What follows belongs to an exercise in optimizing a design on an open flow for small area and a short achievable clock period; a production flow would make more cautious choices. RTL that was checked went through simulation tests only; none was proved equivalent to the original. Some runs may be left out. An edit can pass the tests and still lose a function that they never use. Function not checked in run 1: the RTL went through the layout flow alone.

Figure 1. Routing congestion (run 1).
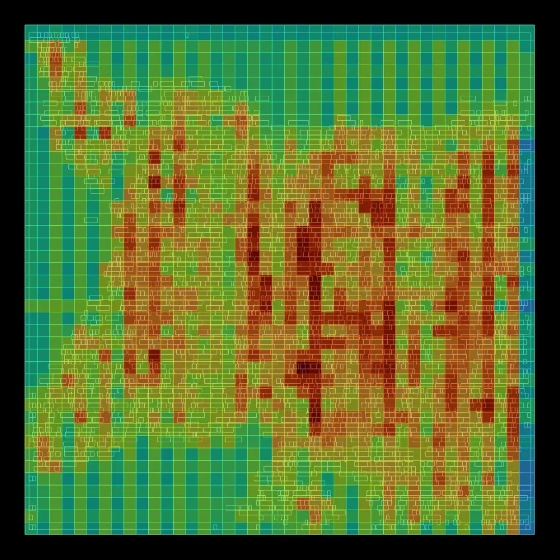
Figure 2. Pin placement (run 1).
Bar = 100 um. Pins as bars across the die edge, other pins in grey.
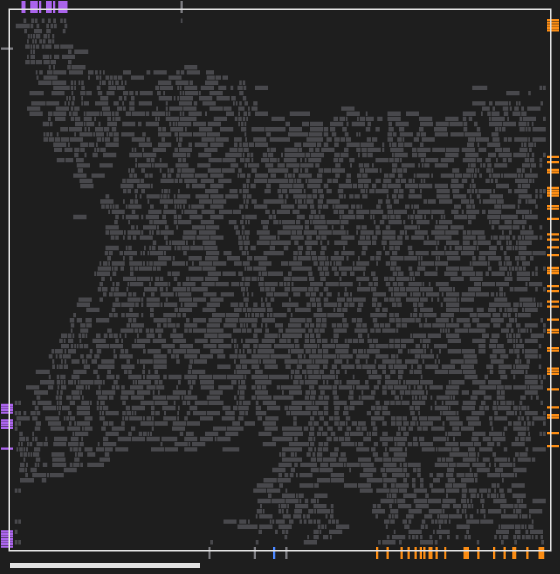
Figure 3. A small window of the routed layout (run 1).
Bar = 10 um. Window x 127 to 157, y 127 to 157 um. Cells in grey, sequential cells in the stronger grey; small squares are vias.
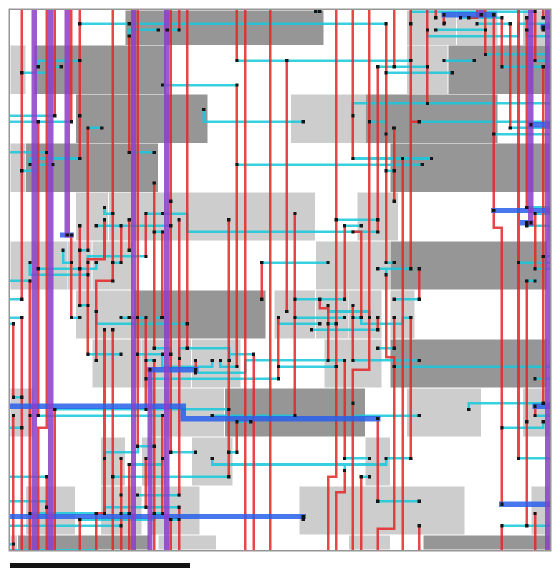
Figure 4. Sizing map (run 1).
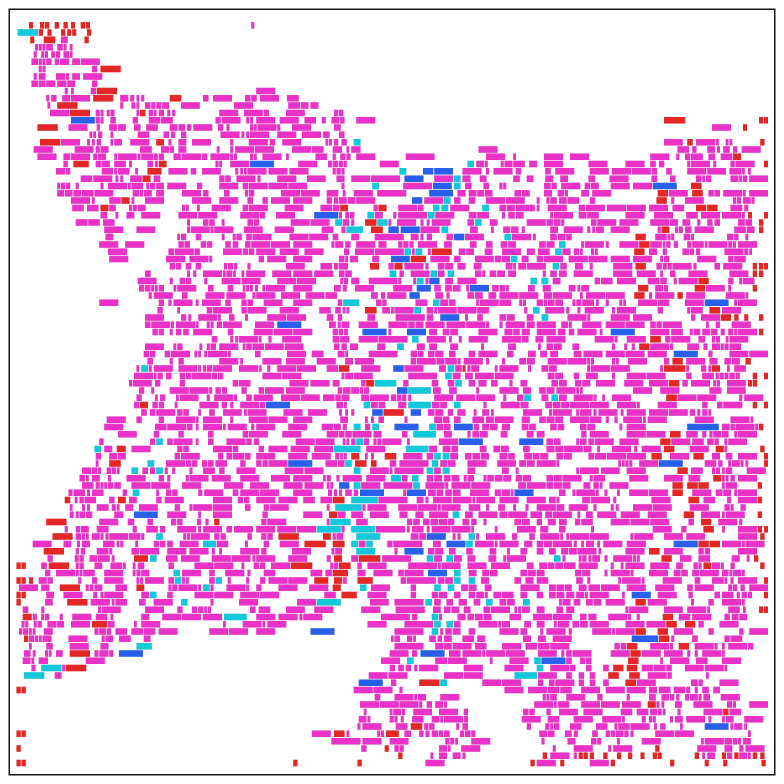
## flow/design.v in outline (module list and top-level ports)
// module trash_compactor_part1: 1363 lines
module trash_compactor_part1 (
    input clk,
    input rst,
    input [31:0] data_in,
    input op,
    input valid_in,
    output ready,
    output reg finished,
    output reg [63:0] result
);
  // ...
==> flow/flow/run.sh <==
#!/bin/bash
# Layout: the standard flow with the standard synthesis; the later steps
# repair setup timing towards a slack of 6.6 ns (a shorter achieved period),
# the port buffers start as buf_2 (resized later where timing needs it), and
# the clock tree is built without dummy balancing loads.
set -euo pipefail
bash standard.sh synth > synth.log 2>&1
bash standard.sh SETUP_SLACK_MARGIN=6.6 "BUFFER_PORTS_ARGS=-buffer_cell sky130_fd_sc_hd__buf_2" \
  "CTS_ARGS=-sink_clustering_enable -repair_clock_nets -sink_clustering_size 24 -sink_clustering_max_diameter 100 -dont_use_dummy_load" \
  finish > layout.log 2>&1
==> flow/standard.sh <==
#!/bin/bash
# synth_recipe.tcl (not shown) runs the flow's synth.tcl, then flattens the netlist and writes it again
# the make line also repeats each setting of config.mk as NAME=value (left out here)
make -C /OpenROAD-flow-scripts/flow DESIGN_CONFIG=/design/flow/config.mk WORK_HOME=/design/flow/orfs CLKGATE_MAP_FILE= SYNTH_SCRIPT=/design/flow/synth_recipe.tcl "${@:-finish}"
==> flow/config.mk <==
export PLATFORM = sky130hd
export DESIGN_NAME = trash_compactor_part1
export DESIGN_NICKNAME = trash_compactor_part1
export VERILOG_FILES = /design/flow/design.v
export SDC_FILE = /design/flow/constraint.sdc
export NUM_CORES = 4
export LEC_CHECK = 0
export CAP_MARGIN = 20
export CORE_MARGIN = 2
export CORE_UTILIZATION = 40
export PLACE_DENSITY = 0.6
export SLEW_MARGIN = 20
==> flow/constraint.sdc <==
create_clock -name core_clock -period 10.0 [get_ports {clk}]
set_input_delay 2.0000 -clock core_clock [delete_from_list [all_inputs] [get_ports {clk}]]
set_output_delay 2.0000 -clock core_clock [all_outputs]
set_load 0.01 [all_outputs]
==> results.yml, run 1 <==
clocking:
  cts_resized: 43
  clk_latency_ns: 0.59
  cts_tree: "built"
  numCtsBuffers: 24
floorplan:
  dieArea_sq_um: 80900
  coreArea_sq_um: 77700
  initial_core_util_pct: 40.5
  ioPinCount: 102
synth:
  synth_top_area_share_pct: 26.1
  ys_ff_latch: 423
  synth_fp_nets: 3706
  synthFlopType: "dfxtp_1"
  yosysMostFrequentCell: "fa_1"
  ys.warnings.count: 1
  syn_area_per_cell_sq_um: 10.2
  synth-xor-area-share_pct: 8.15
  synth-simple-area-share_pct: 12.2
  synth_edf_count: 28
routing:
  via_count: 21212
  postRouteAntennaNets: 0
  drc_errors: 0
  dr.pass1.iters: 6
  viasPerCell: 5.05
  wirelength_um: 77300
critical_path:
  critPathBufInv: 1
  path_cells: "fa_1 > fa_2 > ha_4 > fa_2 > a211oi_2 > o21ai_2 > a211oi_2 > o21a_1 > o31ai_2 > buf_4 > or3_1 > a21oi_2"
  cpPeakStageDelay_ns: 0.55
  crit_slowest_cell: "fa_1"
  path_depth: 12
  end_kind: "register"
finish:
  final_cells: 4202
  layout.nets: 3773
  antenna_cells: 0
  largest_reg_flops: 64
  fillCellCount: 7353
grt:
  grt_pass1_wl_um: 123000
  antenna_found_initial: 0
  grt_pass1_vias: 22191
  grt.total_usage_pct: 19.1
sta:
  hold_viol_final: 0
  worst_slew_pin_slew_ns: 1.04
  rsz0062_at_grt: "yes"
run_status:
  status: "complete, no violations"
hold_path:
  min_delay_path_depth: 0
placement:
  dp_cells: 4082
  place_ws_ns: 5.91
Notes on Figure 1 above:
routed wire length per instance: 18.4 um
GRT busiest layer: met2

Notes on Figure 2 above:
Purple stands for data_in, pins 32, direction input, edge 16 top, 16 left. Blue stands for rst, pins 1, direction input, edge bottom. Orange stands for result, pins 64, direction output, edge 41 right, 23 bottom.
buffers added on ports: 100
Die Y: 284 um
die width: 284 um

Notes on Figure 3 above:
Cyan stands for M1. Purple stands for M4. Blue stands for M3. Red stands for M2.
45 logic cells have their middle in the window. Sequential cells in the window: 11. Most frequent: dfxtp_1 (6), a22oi_1 (5).

Notes on Figure 4 above:
Magenta stands for x1 and smaller, cells 2747. Blue stands for x6 and larger, cells 55. Cyan stands for x3 and x4, cells 120. Red stands for x2, cells 240.
P&R area growth vs syn: 10.7%
Finished Cell Area: 34800 sq um
nonclk buf count: 226
final worst slack: 6.60 ns

-- run 1: kinds of logic after synthesis --
kind of cell,after synthesis
compound gates,467
mux,68
simple gates,718
xor+xnor,293
fa+ha+maj,575
other cells,1
flops,423
buf+inv,552
-- run 1: final cells by class --
cell class,instances,area [sq um],area share (%)
Tap cell,1040,1300,3.74
Timing Repair Buffer,226,1760,5.05
Inverter,367,1380,3.95
Clock buffer,24,601,1.72
Multi-Input combinational cell,2122,21000,60.3
Sequential cell,423,8790,25.2
-- run 1: stage by stage --
| stage | area, sq um | hold slack, ns | util [%] |
|---|---|---|---|
| 4_1_cts | 34200 | 0.283 | 44.1 |
| 5_1_grt | 34800 | 0.283 | 44.8 |
| 2_1_floorplan | 31500 | 0.310 | - |
| 3_5_place_dp | 32800 | 0.318 | 42.2 |
| 3_3_place_gp | 32800 | 0.315 | 42.2 |
| 6_report | 34800 | 0.281 | 44.8 |
-- run 1: layout by cell type (no fill, tap or decap), types with 7 or more instances in the layout --
cell type  count
a211oi_1      11
a21boi_0       8
a21o_1        31
a21oi_1       74
a21oi_2       18
a22o_1        12
a22oi_1      187
and2_1       239
buf_12        16
buf_2        100
buf_4         95
buf_6         11
clkbuf_16     25
dfxtp_1      370
dfxtp_2       19
edfxtp_1      28
fa_1         405
ha_1         158
inv_1        366
mux2_2        56
mux2i_1       10
nand2_1      148
nand2b_1      10
nand3_1       18
nor2_1       132
nor2b_1       81
nor3_1        21
o211ai_1       7
o21ai_0       54
o21bai_1      10
or3_1         12
xnor2_1      175
xor2_1       110
-- run 1: routing by layer --
| metal | GRT usage [%] | up-vias | part of all wire (%) |
|---|---|---|---|
| met3 | 2.59 | 136 | 4.9 |
| met5 | 0 | - | 0 |
| li1 | - | 10063 | - |
| met1 | 24.7 | 10461 | 43 |
| met4 | 6.03 | 0 | 3.3 |
| met2 | 33.0 | 552 | 49 |
-- run 1: worst register-to-register path, cell delays in order (launching register included) --
cell      delay, ns
dfxtp_2        0.33
fa_1           0.55
fa_2           0.47
ha_4           0.18
fa_2           0.36
a211oi_2       0.21
o21ai_2        0.14
a211oi_2       0.27
o21a_1         0.18
o31ai_2        0.08
buf_4          0.16
or3_1          0.32
a21oi_2        0.11
## Run 2: large edit since run 1, in outline
flow/design.v: 1363 -> 1406 lines; modules unchanged: 0
  trash_compactor_part1: edited, 1363 -> 1406 lines
==> flow/flow/run.sh (replaced) <==
#!/bin/bash
# Layout: the standard flow with the standard synthesis; the later steps
# repair setup timing towards a slack of 6.5 ns (a shorter achieved period),
# the port buffers start as buf_2 (resized later where timing needs it), and
# the clock tree is built without dummy balancing loads.
set -euo pipefail
bash standard.sh synth > synth.log 2>&1
bash standard.sh SETUP_SLACK_MARGIN=6.5 "BUFFER_PORTS_ARGS=-buffer_cell sky130_fd_sc_hd__buf_2" \
  "CTS_ARGS=-sink_clustering_enable -repair_clock_nets -sink_clustering_size 24 -sink_clustering_max_diameter 100 -dont_use_dummy_load" \
  finish > layout.log 2>&1
Figure 5. Routing congestion (run 2).
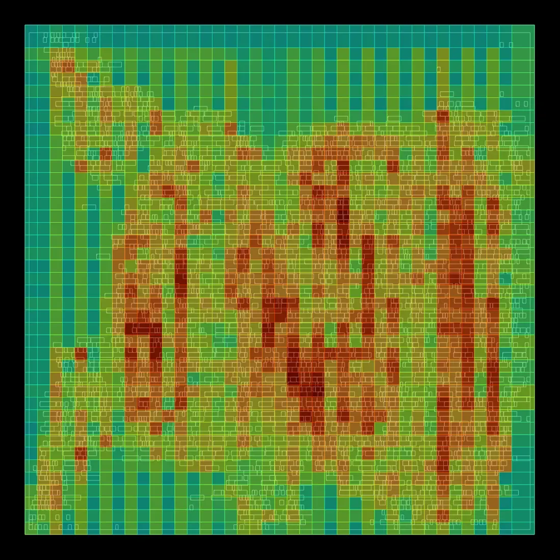
routed wire length per instance: 17.9 um
met1 Track Usage GR: 24.3%
GRT Overall Usage: 18.9%

Figure 6. Placement by cell class (run 2).
Bar = 100 um.
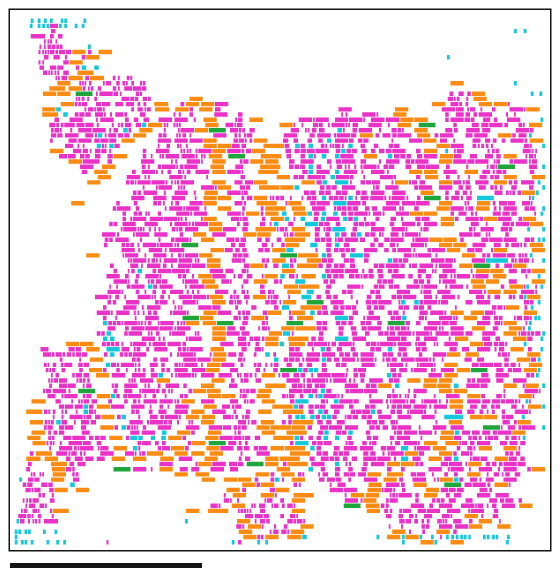
Orange stands for registers, cells 401, share of their area 26%. Magenta stands for remaining logic cells, cells 2472, share of their area 67%. Green stands for clock-net drivers, cells 23, share of their area 1.8%. Cyan stands for remaining buffers and delay cells, cells 230, share of their area 5.2%.

Figure 7. Sizing map (run 2).
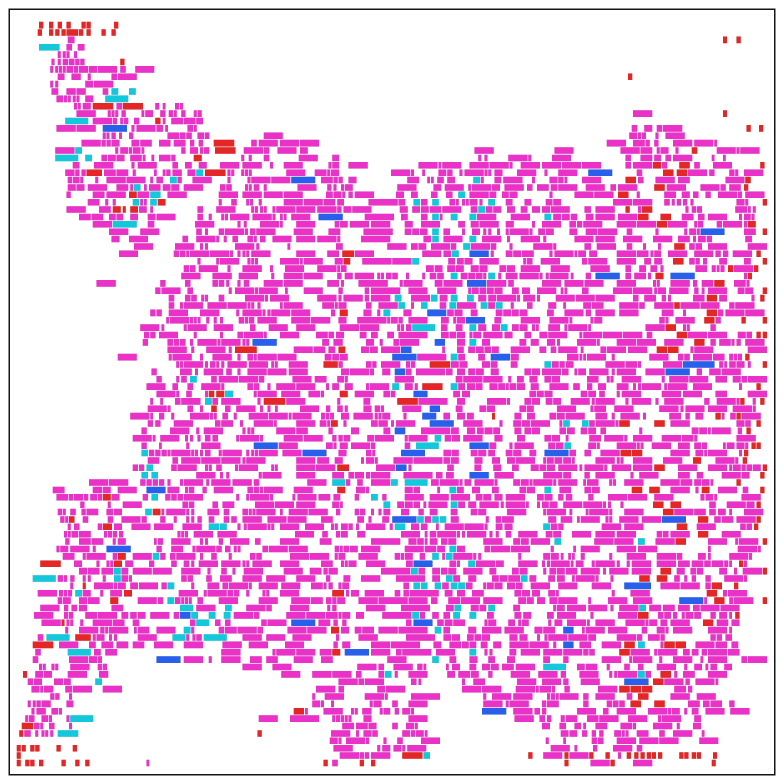
Cyan stands for x3 and x4, cells 129. Blue stands for x6 and larger, cells 47. Red stands for x2, cells 216. Magenta stands for x1 and smaller, cells 2734.
final worst slack: 6.50 ns
P&R area growth vs syn: 10.0%

==> run 2 against run 1 <==
  * Critical path depth decreased by 2
  * Sequential share of layout area is 0.58 points lower
  * Clock-buffer cell count is 1 lower
  * Wire length shrank 3.5%
  * Synthesized cell count shrank 1.2%
  * Worst setup slack got worse by 0.099 ns
  * Clock skew rose by 0.033 ns
  * Non-clock buffer count up 4
==> results.yml, run 2 <==
run_status:
  status: "complete, no violations"
floorplan:
  coreArea_sq_um: 76100
  ioPinCount: 102
  die_w_um: 282
grt:
  grt_pass1_wl_um: 118000
  antenna_found_initial: 0
routing:
  drc_errors: 0
  via_count: 20620
  viasPerCell: 4.96
  wirelength_um: 74600
  postRouteAntennaNets: 0
sta:
  hold_viol_final: 0
synth:
  ys.warnings.count: 1
  synthFlopType: "dfxtp_1"
  synth_fp_nets: 3667
  synth-xor-area-share_pct: 8.75
  synth_edf_count: 28
  synth_top_area_share_pct: 26.6
  yosysMostFrequentCell: "fa_1"
clocking:
  numCtsBuffers: 23
  clk_latency_ns: 0.59
finish:
  largest_reg_flops: 64
  fillCellCount: 7335
  final_common_cell: "fa_1"
critical_path:
  end_kind: "register"
run 2: cell count changes after synthesis, sizes merged, moves of 13 or more:
cell / delta
inv: +18
xor2: +13
dfxtp: -22
nand2: +23
o21ai: -19
and2: -44
run 2: cell type report:
class	count	area [sq um]	area share (%)
clock buffers	23	576	1.70
well taps	1030	1290	3.80
inverters	385	1450	4.26
diodes	1	2.50	0.00738
repair buffers	230	1710	5.05
flip-flops and latches	401	8370	24.7
multi-input cells	2087	20500	60.5
run 2: repair_timing:
| item | in CTS | in global routing |
|---|---|---|
| setup buffers | 41 | 57 |
| pin swaps | 6 | 20 |
| hold buffers | 0 | 0 |
| cloned | 1 | 1 |
| gates resized for setup | 30 | 54 |
| setup endpoints to repair | 90 | 45 |
run 2: layer usage:
metal	vias to the layer above	GRT usage [%]	part of all wire (%)
li1	9856	-	-
met1	10213	24.3	43
met2	462	33.5	50
met3	89	2.15	4.4
met4	0	5.17	2.7
met5	-	0	0
run 2: cell families after synthesis:
logic type	count (synthesis)
and+or+nand+nor	683
buffers and inverters	571
adders and majority gates	574
muxes	68
xor gates and xnor gates	308
AOI/OAI and AO/OA	453
other	1
DFF	401
run 2: worst max-delay path, cell delays in order (launching register included):
cell	delay (ns)
dfxtp_4	0.41
nor2b_4	0.21
nand2_2	0.09
fa_1	0.53
inv_1	0.05
fa_1	0.50
inv_1	0.06
fa_2	0.52
inv_1	0.05
fa_1	0.48
fa_2	0.57
run 2: through the flow:
step | cells | area, sq um | setup WS, ns | utilization, % | hold WS, ns
6_report | 4157 | 33900 | 6.50 | 44.6 | 0.333
5_1_grt | 4156 | 33900 | 6.38 | 44.6 | 0.345
4_1_cts | 4098 | 33200 | 6.42 | 43.7 | 0.335
3_5_place_dp | 4033 | 32200 | 5.92 | 42.3 | 0.312
3_3_place_gp | 4033 | 32200 | 5.93 | 42.3 | 0.313
2_1_floorplan | 3059 | 30900 | 6.47 | - | 0.310
Figure 8. Pin placement (run 2).
Bar = 100 um. Pins as bars across the die edge, other pins in grey.
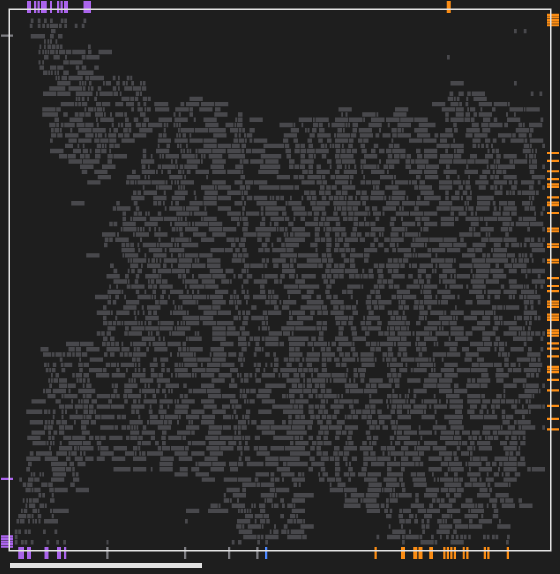

--- run 3 (diff from run 2) ---
==> flow/flow/run.sh (replaced) <==
#!/bin/bash
# Layout: the standard flow with the standard synthesis; the later steps
# repair setup timing towards a slack of 6.75 ns (a shorter achieved period),
# the port buffers start as buf_2 (resized later where timing needs it), and
# the clock tree is built without dummy balancing loads.
set -euo pipefail
bash standard.sh synth > synth.log 2>&1
bash standard.sh SETUP_SLACK_MARGIN=6.75 "BUFFER_PORTS_ARGS=-buffer_cell sky130_fd_sc_hd__buf_2" \
  "CTS_ARGS=-sink_clustering_enable -repair_clock_nets -sink_clustering_size 24 -sink_clustering_max_diameter 100 -dont_use_dummy_load" \
  finish > layout.log 2>&1
Figure 9. Pin placement (run 3).
Bar = 100 um. Pins as bars across the die edge, other pins in grey.
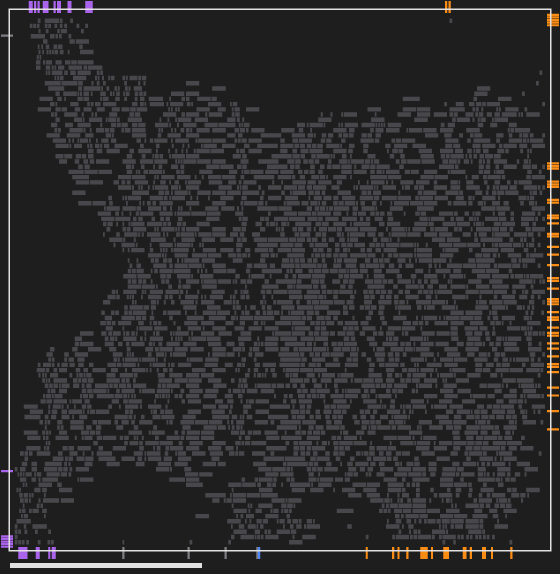
Blue stands for rst, pins 1, direction input, edge bottom. Purple stands for data_in, pins 32, direction input, edge 16 top, 10 bottom, 6 left. Orange stands for result, pins 64, direction output, edge 43 right, 19 bottom, 2 top.
die width: 282 um
Die Y: 282 um

Figure 10. Sizing map (run 3).
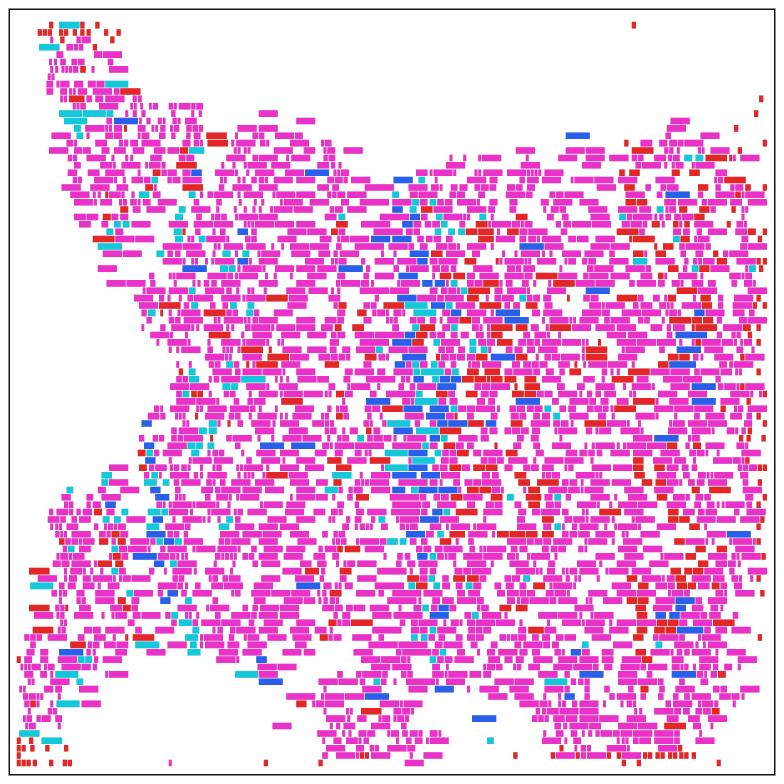
Cyan stands for x3 and x4, cells 168. Blue stands for x6 and larger, cells 98. Magenta stands for x1 and smaller, cells 2548. Red stands for x2, cells 372.

==> run 3 against run 2 <==
  * Still clean
  * Fmax grew 1.7%
  * Hold slack lost 0.020 ns
  * Clock-buffer cell count increased by 1
  * Area after synthesis unchanged
  * Non-clock buffer count increased by 59
  * Critical path depth shrank 1
  * Design area rose by 4.7%
  * Register-to-register slack improved by 0.06 ns
  * Clock skew shrank 0.038 ns
  * Synthesized cell count did not move
  * Critical endpoint is now r2_1[13]
  * Highest routed layer unchanged
==> results.yml, run 3 <==
finish:
  fillCellCount: 7155
  layout.nets: 3796
  final_common_cell: "fa_1"
  area_growth_syn_to_layout_pct: 15.2
  largest_reg_flops: 64
synth:
  synth_top_area_share_pct: 26.6
  ys.warnings.count: 1
  synth_edf_count: 28
  synthFlopType: "dfxtp_1"
  syn_area_per_cell_sq_um: 10.1
  ys_ff_latch: 401
  synth_fp_nets: 3667
  yosysMostFrequentCell: "fa_1"
floorplan:
  dieArea_sq_um: 79300
  initial_core_util_pct: 40.5
  ioPinCount: 102
sta:
  rsz0062_at_grt: "yes"
  worst_slew_pin_slew_ns: 0.788
  layout_setup_ws_ns: 6.56
  hold_viol_final: 0
routing:
  wirelength_um: 78800
  dr.pass1.iters: 5
  postRouteAntennaNets: 0
  wl_per_cell_um: 18.7
  viasPerCell: 5.04
clocking:
  numCtsBuffers: 24
  clk_latency_ns: 0.59
  hold_buffers: 0
run_status:
  status: "complete, no violations"
critical_path:
  end_kind: "register"
  path_cells: "nor2b_4 > and2_4 > fa_1 > fa_1 > inv_1 > fa_1 > inv_1 > fa_1 > fa_2"
  cpMostUsedCell: "fa_1"
  cpPeakStageDelay_ns: 0.55
grt:
  grt_pass1_vias: 21668
  antenna_found_initial: 0
  grt.total_usage_pct: 19.5
hold_path:
  min_delay_path_depth: 0
placement:
  numPortBuffers: 100
Figure 11. Placement by cell class (run 3).
Bar = 100 um.
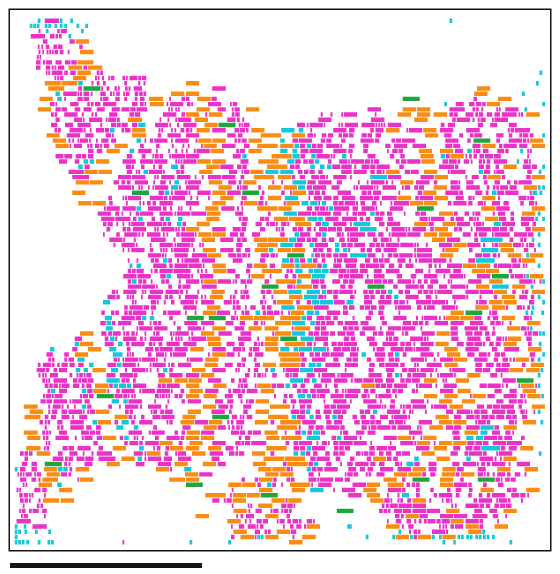
Cyan stands for remaining buffers and delay cells, cells 289, share of their area 7.4%. Orange stands for registers, cells 401, share of their area 25%. Green stands for clock-net drivers, cells 24, share of their area 1.8%. Magenta stands for remaining logic cells, cells 2472, share of their area 66%.
Cell Rows: 101
fin util: 46.7%

[run 3: cell counts after synthesis]
Identical to the previous run, type by type.
[run 3: cells by family (layout without fill, tap and decap cells)]
group	Yosys count	in the layout	synth area share [%]
and+or+nand+nor	683	683	11.4
adders and majority gates	574	574	33.3
muxes	68	68	2.43
AOI/OAI and AO/OA	453	453	10.1
buffers and inverters	571	698	7.07
DFF	401	401	26.9
other	1	2	0.0122
xor gates and xnor gates	308	308	8.75
[run 3: timing repair]
item | CTS | global route
gates resized for setup | 128 | 208
gates cloned | 3 | 7
buffers inserted | 105 | 44
pin swaps | 40 | 145
setup endpoints to repair | 114 | 87
[run 3: per-stage QoR]
step	std cells	hold WS, ns
3_3_place_gp	4032	0.311
3_5_place_dp	4032	0.317
5_1_grt	4216	0.334
2_1_floorplan	3059	0.310
4_1_cts	4164	0.316
6_report	4217	0.313
[run 3: layout make-up]
| cell class | instances | area, sq um | share of cell area, % |
|---|---|---|---|
| multi-input cells | 2087 | 21200 | 59.8 |
| flip-flops and latches | 401 | 8390 | 23.6 |
| repair buffers | 289 | 2550 | 7.17 |
| inverters | 385 | 1450 | 4.07 |
| well taps | 1030 | 1290 | 3.63 |
| clock buffers | 24 | 601 | 1.69 |
| diodes | 1 | 2.50 | 0.00704 |
[run 3: per-layer routing]
layer  vias to the layer above  routed length, um  GRT usage (%)
met2                       657              38700           33.9
met3                       152               4350           2.45
met5                         -                  0              0
met4                         0               3270           7.61
met1                     10467              32400           24.6
li1                       9985                  -              -
[run 3: critical path: cells and delay by family, from the launching register on]
family | cells | cell delay [ns]
adders and majority gates | 5 | 2.38
DFF | 1 | 0.41
buffers and inverters | 2 | 0.10
and+or+nand+nor | 2 | 0.44
Figure 12. Placement view (run 3).
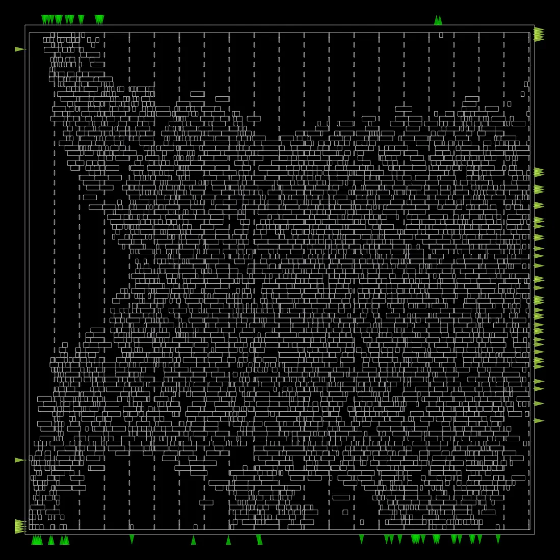

--- run 4 (diff from run 3) ---
==> flow/flow/run.sh (replaced) <==
#!/bin/bash
# Layout: the standard flow with the standard synthesis; the later steps
# repair setup timing towards a slack of 6.6 ns (a shorter achieved period),
# the port buffers start as buf_2 (resized later where timing needs it), and
# the clock tree is built without dummy balancing loads.
set -euo pipefail
bash standard.sh synth > synth.log 2>&1
bash standard.sh SETUP_SLACK_MARGIN=6.6 "BUFFER_PORTS_ARGS=-buffer_cell sky130_fd_sc_hd__buf_2" \
  "CTS_ARGS=-sink_clustering_enable -repair_clock_nets -sink_clustering_size 24 -sink_clustering_max_diameter 100 -dont_use_dummy_load" \
  finish > layout.log 2>&1
Figure 13. Placement view (run 4).
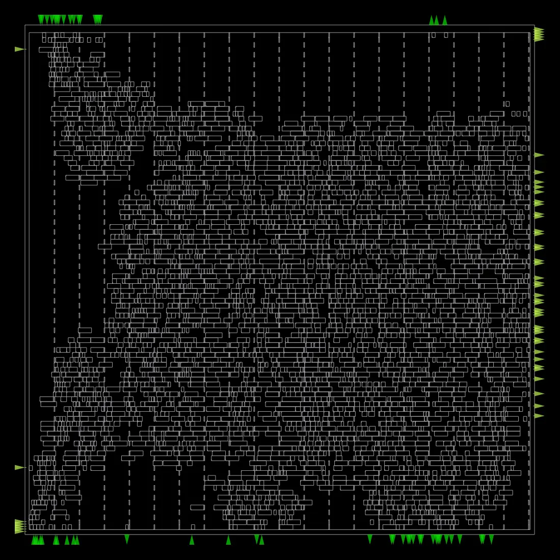
fin util: 44.8%
Seq/total area: 24.5%
sequential cells: 401
layout filler cell count: 7344
Core ar.: 76100 sq um

Figure 14. Pin placement (run 4).
Bar = 100 um. Pins as bars across the die edge, other pins in grey.
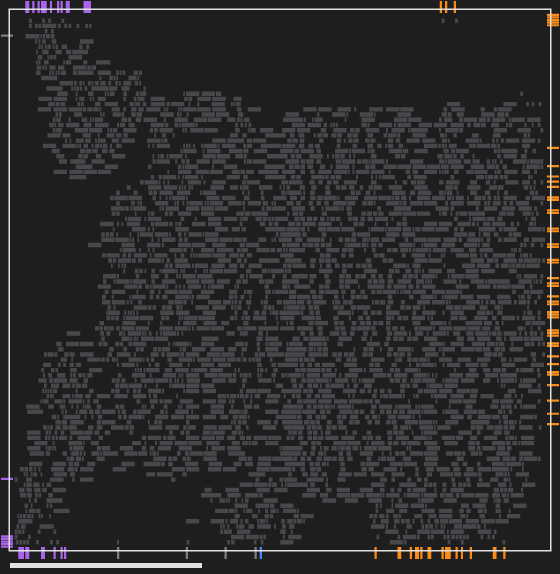
Orange stands for result, pins 64, direction output, edge 42 right, 19 bottom, 3 top. Purple stands for data_in, pins 32, direction input, edge 16 top, 10 bottom, 6 left. Blue stands for rst, pins 1, direction input, edge bottom.

Figure 15. Sizing map (run 4).
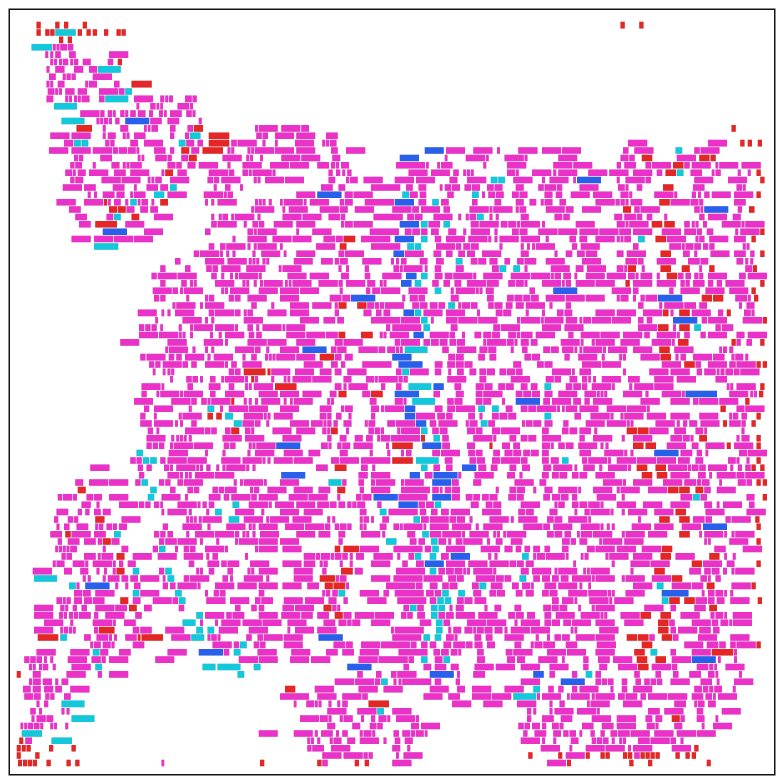
Red stands for x2, cells 230. Cyan stands for x3 and x4, cells 133. Blue stands for x6 and larger, cells 52. Magenta stands for x1 and smaller, cells 2716.
final worst slack: 6.57 ns
Finished Cell Area: 34100 sq um

==> run 4 against run 3 <==
  * Non-clock buffer count decreased by 56
  * Sequential share of layout area increased by 0.91 points
  * Die area unchanged
  * Clock-buffer cell count increased by 1
  * Hold slack improved by 0.011 ns
==> results.yml, run 4 <==
floorplan:
  die_h_um: 282
  dieArea_sq_um: 79300
  die_w_um: 282
  initial_core_util_pct: 40.5
  std_cell_rows: 101
  ioPinCount: 102
routing:
  via_count: 20668
  wirelength_um: 75900
  wl_per_cell_um: 18.2
  dr.pass1.iters: 8
  viasPerCell: 4.97
  drc_errors: 0
  postRouteAntennaNets: 0
finish:
  seqCellArea_sq_um: 8370
  multi_input_area_sq_um: 20600
  antenna_cells: 0
  layout_common_cells: "fa_1, inv_1, dfxtp_1"
  layout.nets: 3741
  area_growth_syn_to_layout_pct: 10.6
  final_common_cell: "fa_1"
  largest_reg_flops: 64
synth:
  syn_area_per_cell_sq_um: 10.1
  synth_edf_count: 28
  yosysMostFrequentCell: "fa_1"
  synth_fp_nets: 3667
  synthFlopType: "dfxtp_1"
  ys_ff_latch: 401
  yosys.area.top_type: "fa_1"
  synth_top_area_share_pct: 26.6
  ys.warnings.count: 1
sta:
  worst_slew_pin_slew_ns: 1.01
  rsz0062_at_grt: "yes"
  fin_crit_sh_pct: 34.3
  hold_viol_final: 0
critical_path:
  critPathBufInv: 3
  crit_slowest_cell: "fa_1"
  end_kind: "register"
  path_depth: 10
  path_cells: "nor2b_4 > nand2_1 > fa_1 > inv_2 > fa_1 > inv_2 > fa_2 > inv_2 > fa_1 > fa_2"
  path_delay_family: "adder cells"
  cpPeakStageDelay_ns: 0.56
placement:
  place_ws_ns: 5.92
  numPortBuffers: 100
run_status:
  status: "complete, no violations"
grt:
  grt_pass1_wl_um: 121000
  grt_pass1_vias: 21590
  antenna_found_initial: 0
  grt.total_usage_pct: 19.4
clocking:
  numCtsBuffers: 25
  clk_latency_ns: 0.59
  cts_tree: "built"
hold_path:
  min_delay_path_depth: 0
-- run 4: timing repair --
action / in CTS / in global routing
setup endpoints to repair: 88 / 72
gates resized for setup: 44 / 53
gates cloned: 1 / 1
pin swaps: 17 / 36
hold buffers: 0 / 0
setup buffers: 72 / 28
-- run 4: metal layers --
layer / GRT usage (%) / wire [um] / part of all wire, %
met5: 0 / 0 / 0
met4: 6.29 / 2420 / 3.2
met3: 2.34 / 3140 / 4.1
met2: 34.0 / 37600 / 49
met1: 25.0 / 32800 / 43
-- run 4: cell type report --
cell class	count	share of cell area, %
well taps	1030	3.78
inverters	385	4.24
clock buffers	25	1.83
flip-flops and latches	401	24.5
multi-input cells	2087	60.5
repair buffers	233	5.15
-- run 4: stage by stage --
| step | util [%] | cell area [sq um] | std cells | hold WS (ns) |
|---|---|---|---|---|
| 3_3_place_gp | 42.3 | 32200 | 4034 | 0.314 |
| 2_1_floorplan | - | 31000 | 3059 | 0.310 |
| 6_report | 44.8 | 34100 | 4161 | 0.324 |
| 4_1_cts | 44.2 | 33600 | 4132 | 0.320 |
| 3_5_place_dp | 42.3 | 32200 | 4034 | 0.317 |
| 5_1_grt | 44.8 | 34100 | 4161 | 0.321 |
-- run 4: kinds of logic after synthesis --
kind of cell    after synthesis  synth area share [%]
compound gates              453                  10.1
xor+xnor                    308                  8.75
fa+ha+maj                   574                  33.3
buf+inv                     571                  7.07
flops                       401                  26.9
mux                          68                  2.43
other cells                   1                0.0122
simple gates                683                  11.4

## port drivers added, routing unchanged
The results above use ideal ports. As a check the final layouts listed here were re-extracted and re-timed, cells and wires unchanged. Step 1 assumes that a clkbuf_16 drives the clock port and a buf_2 every other input. Step 2 times the ports against the registers' clock, not the clock port: input delays grow and output delays shrink by t, the midpoint of the rising clock arrivals with the driver on. Slacks: ideal ports / drivers / drivers and shift; pairs: ideal ports / drivers.
run | t, ns | slack for setup (ns) | worst setup path at the end | latest minus earliest clock arrival (ns)
run 1 | 0.619 | 6.597 / 6.597 / 6.183 | input to register | 0.060 / 0.060
run 2 | 0.611 | 6.498 / 6.498 / 6.183 | input to register | 0.092 / 0.093
run 3 | 0.623 | 6.556 / 6.556 / 6.316 | input to register | 0.054 / 0.054
run 4 | 0.633 | 6.572 / 6.572 / 6.192 | input to register | 0.049 / 0.049
After both steps setup and hold are still met in every run listed. For run 1, which loses most, drivers alone change the setup slack by 0.000 ns; drivers and shift together by -0.414 ns.
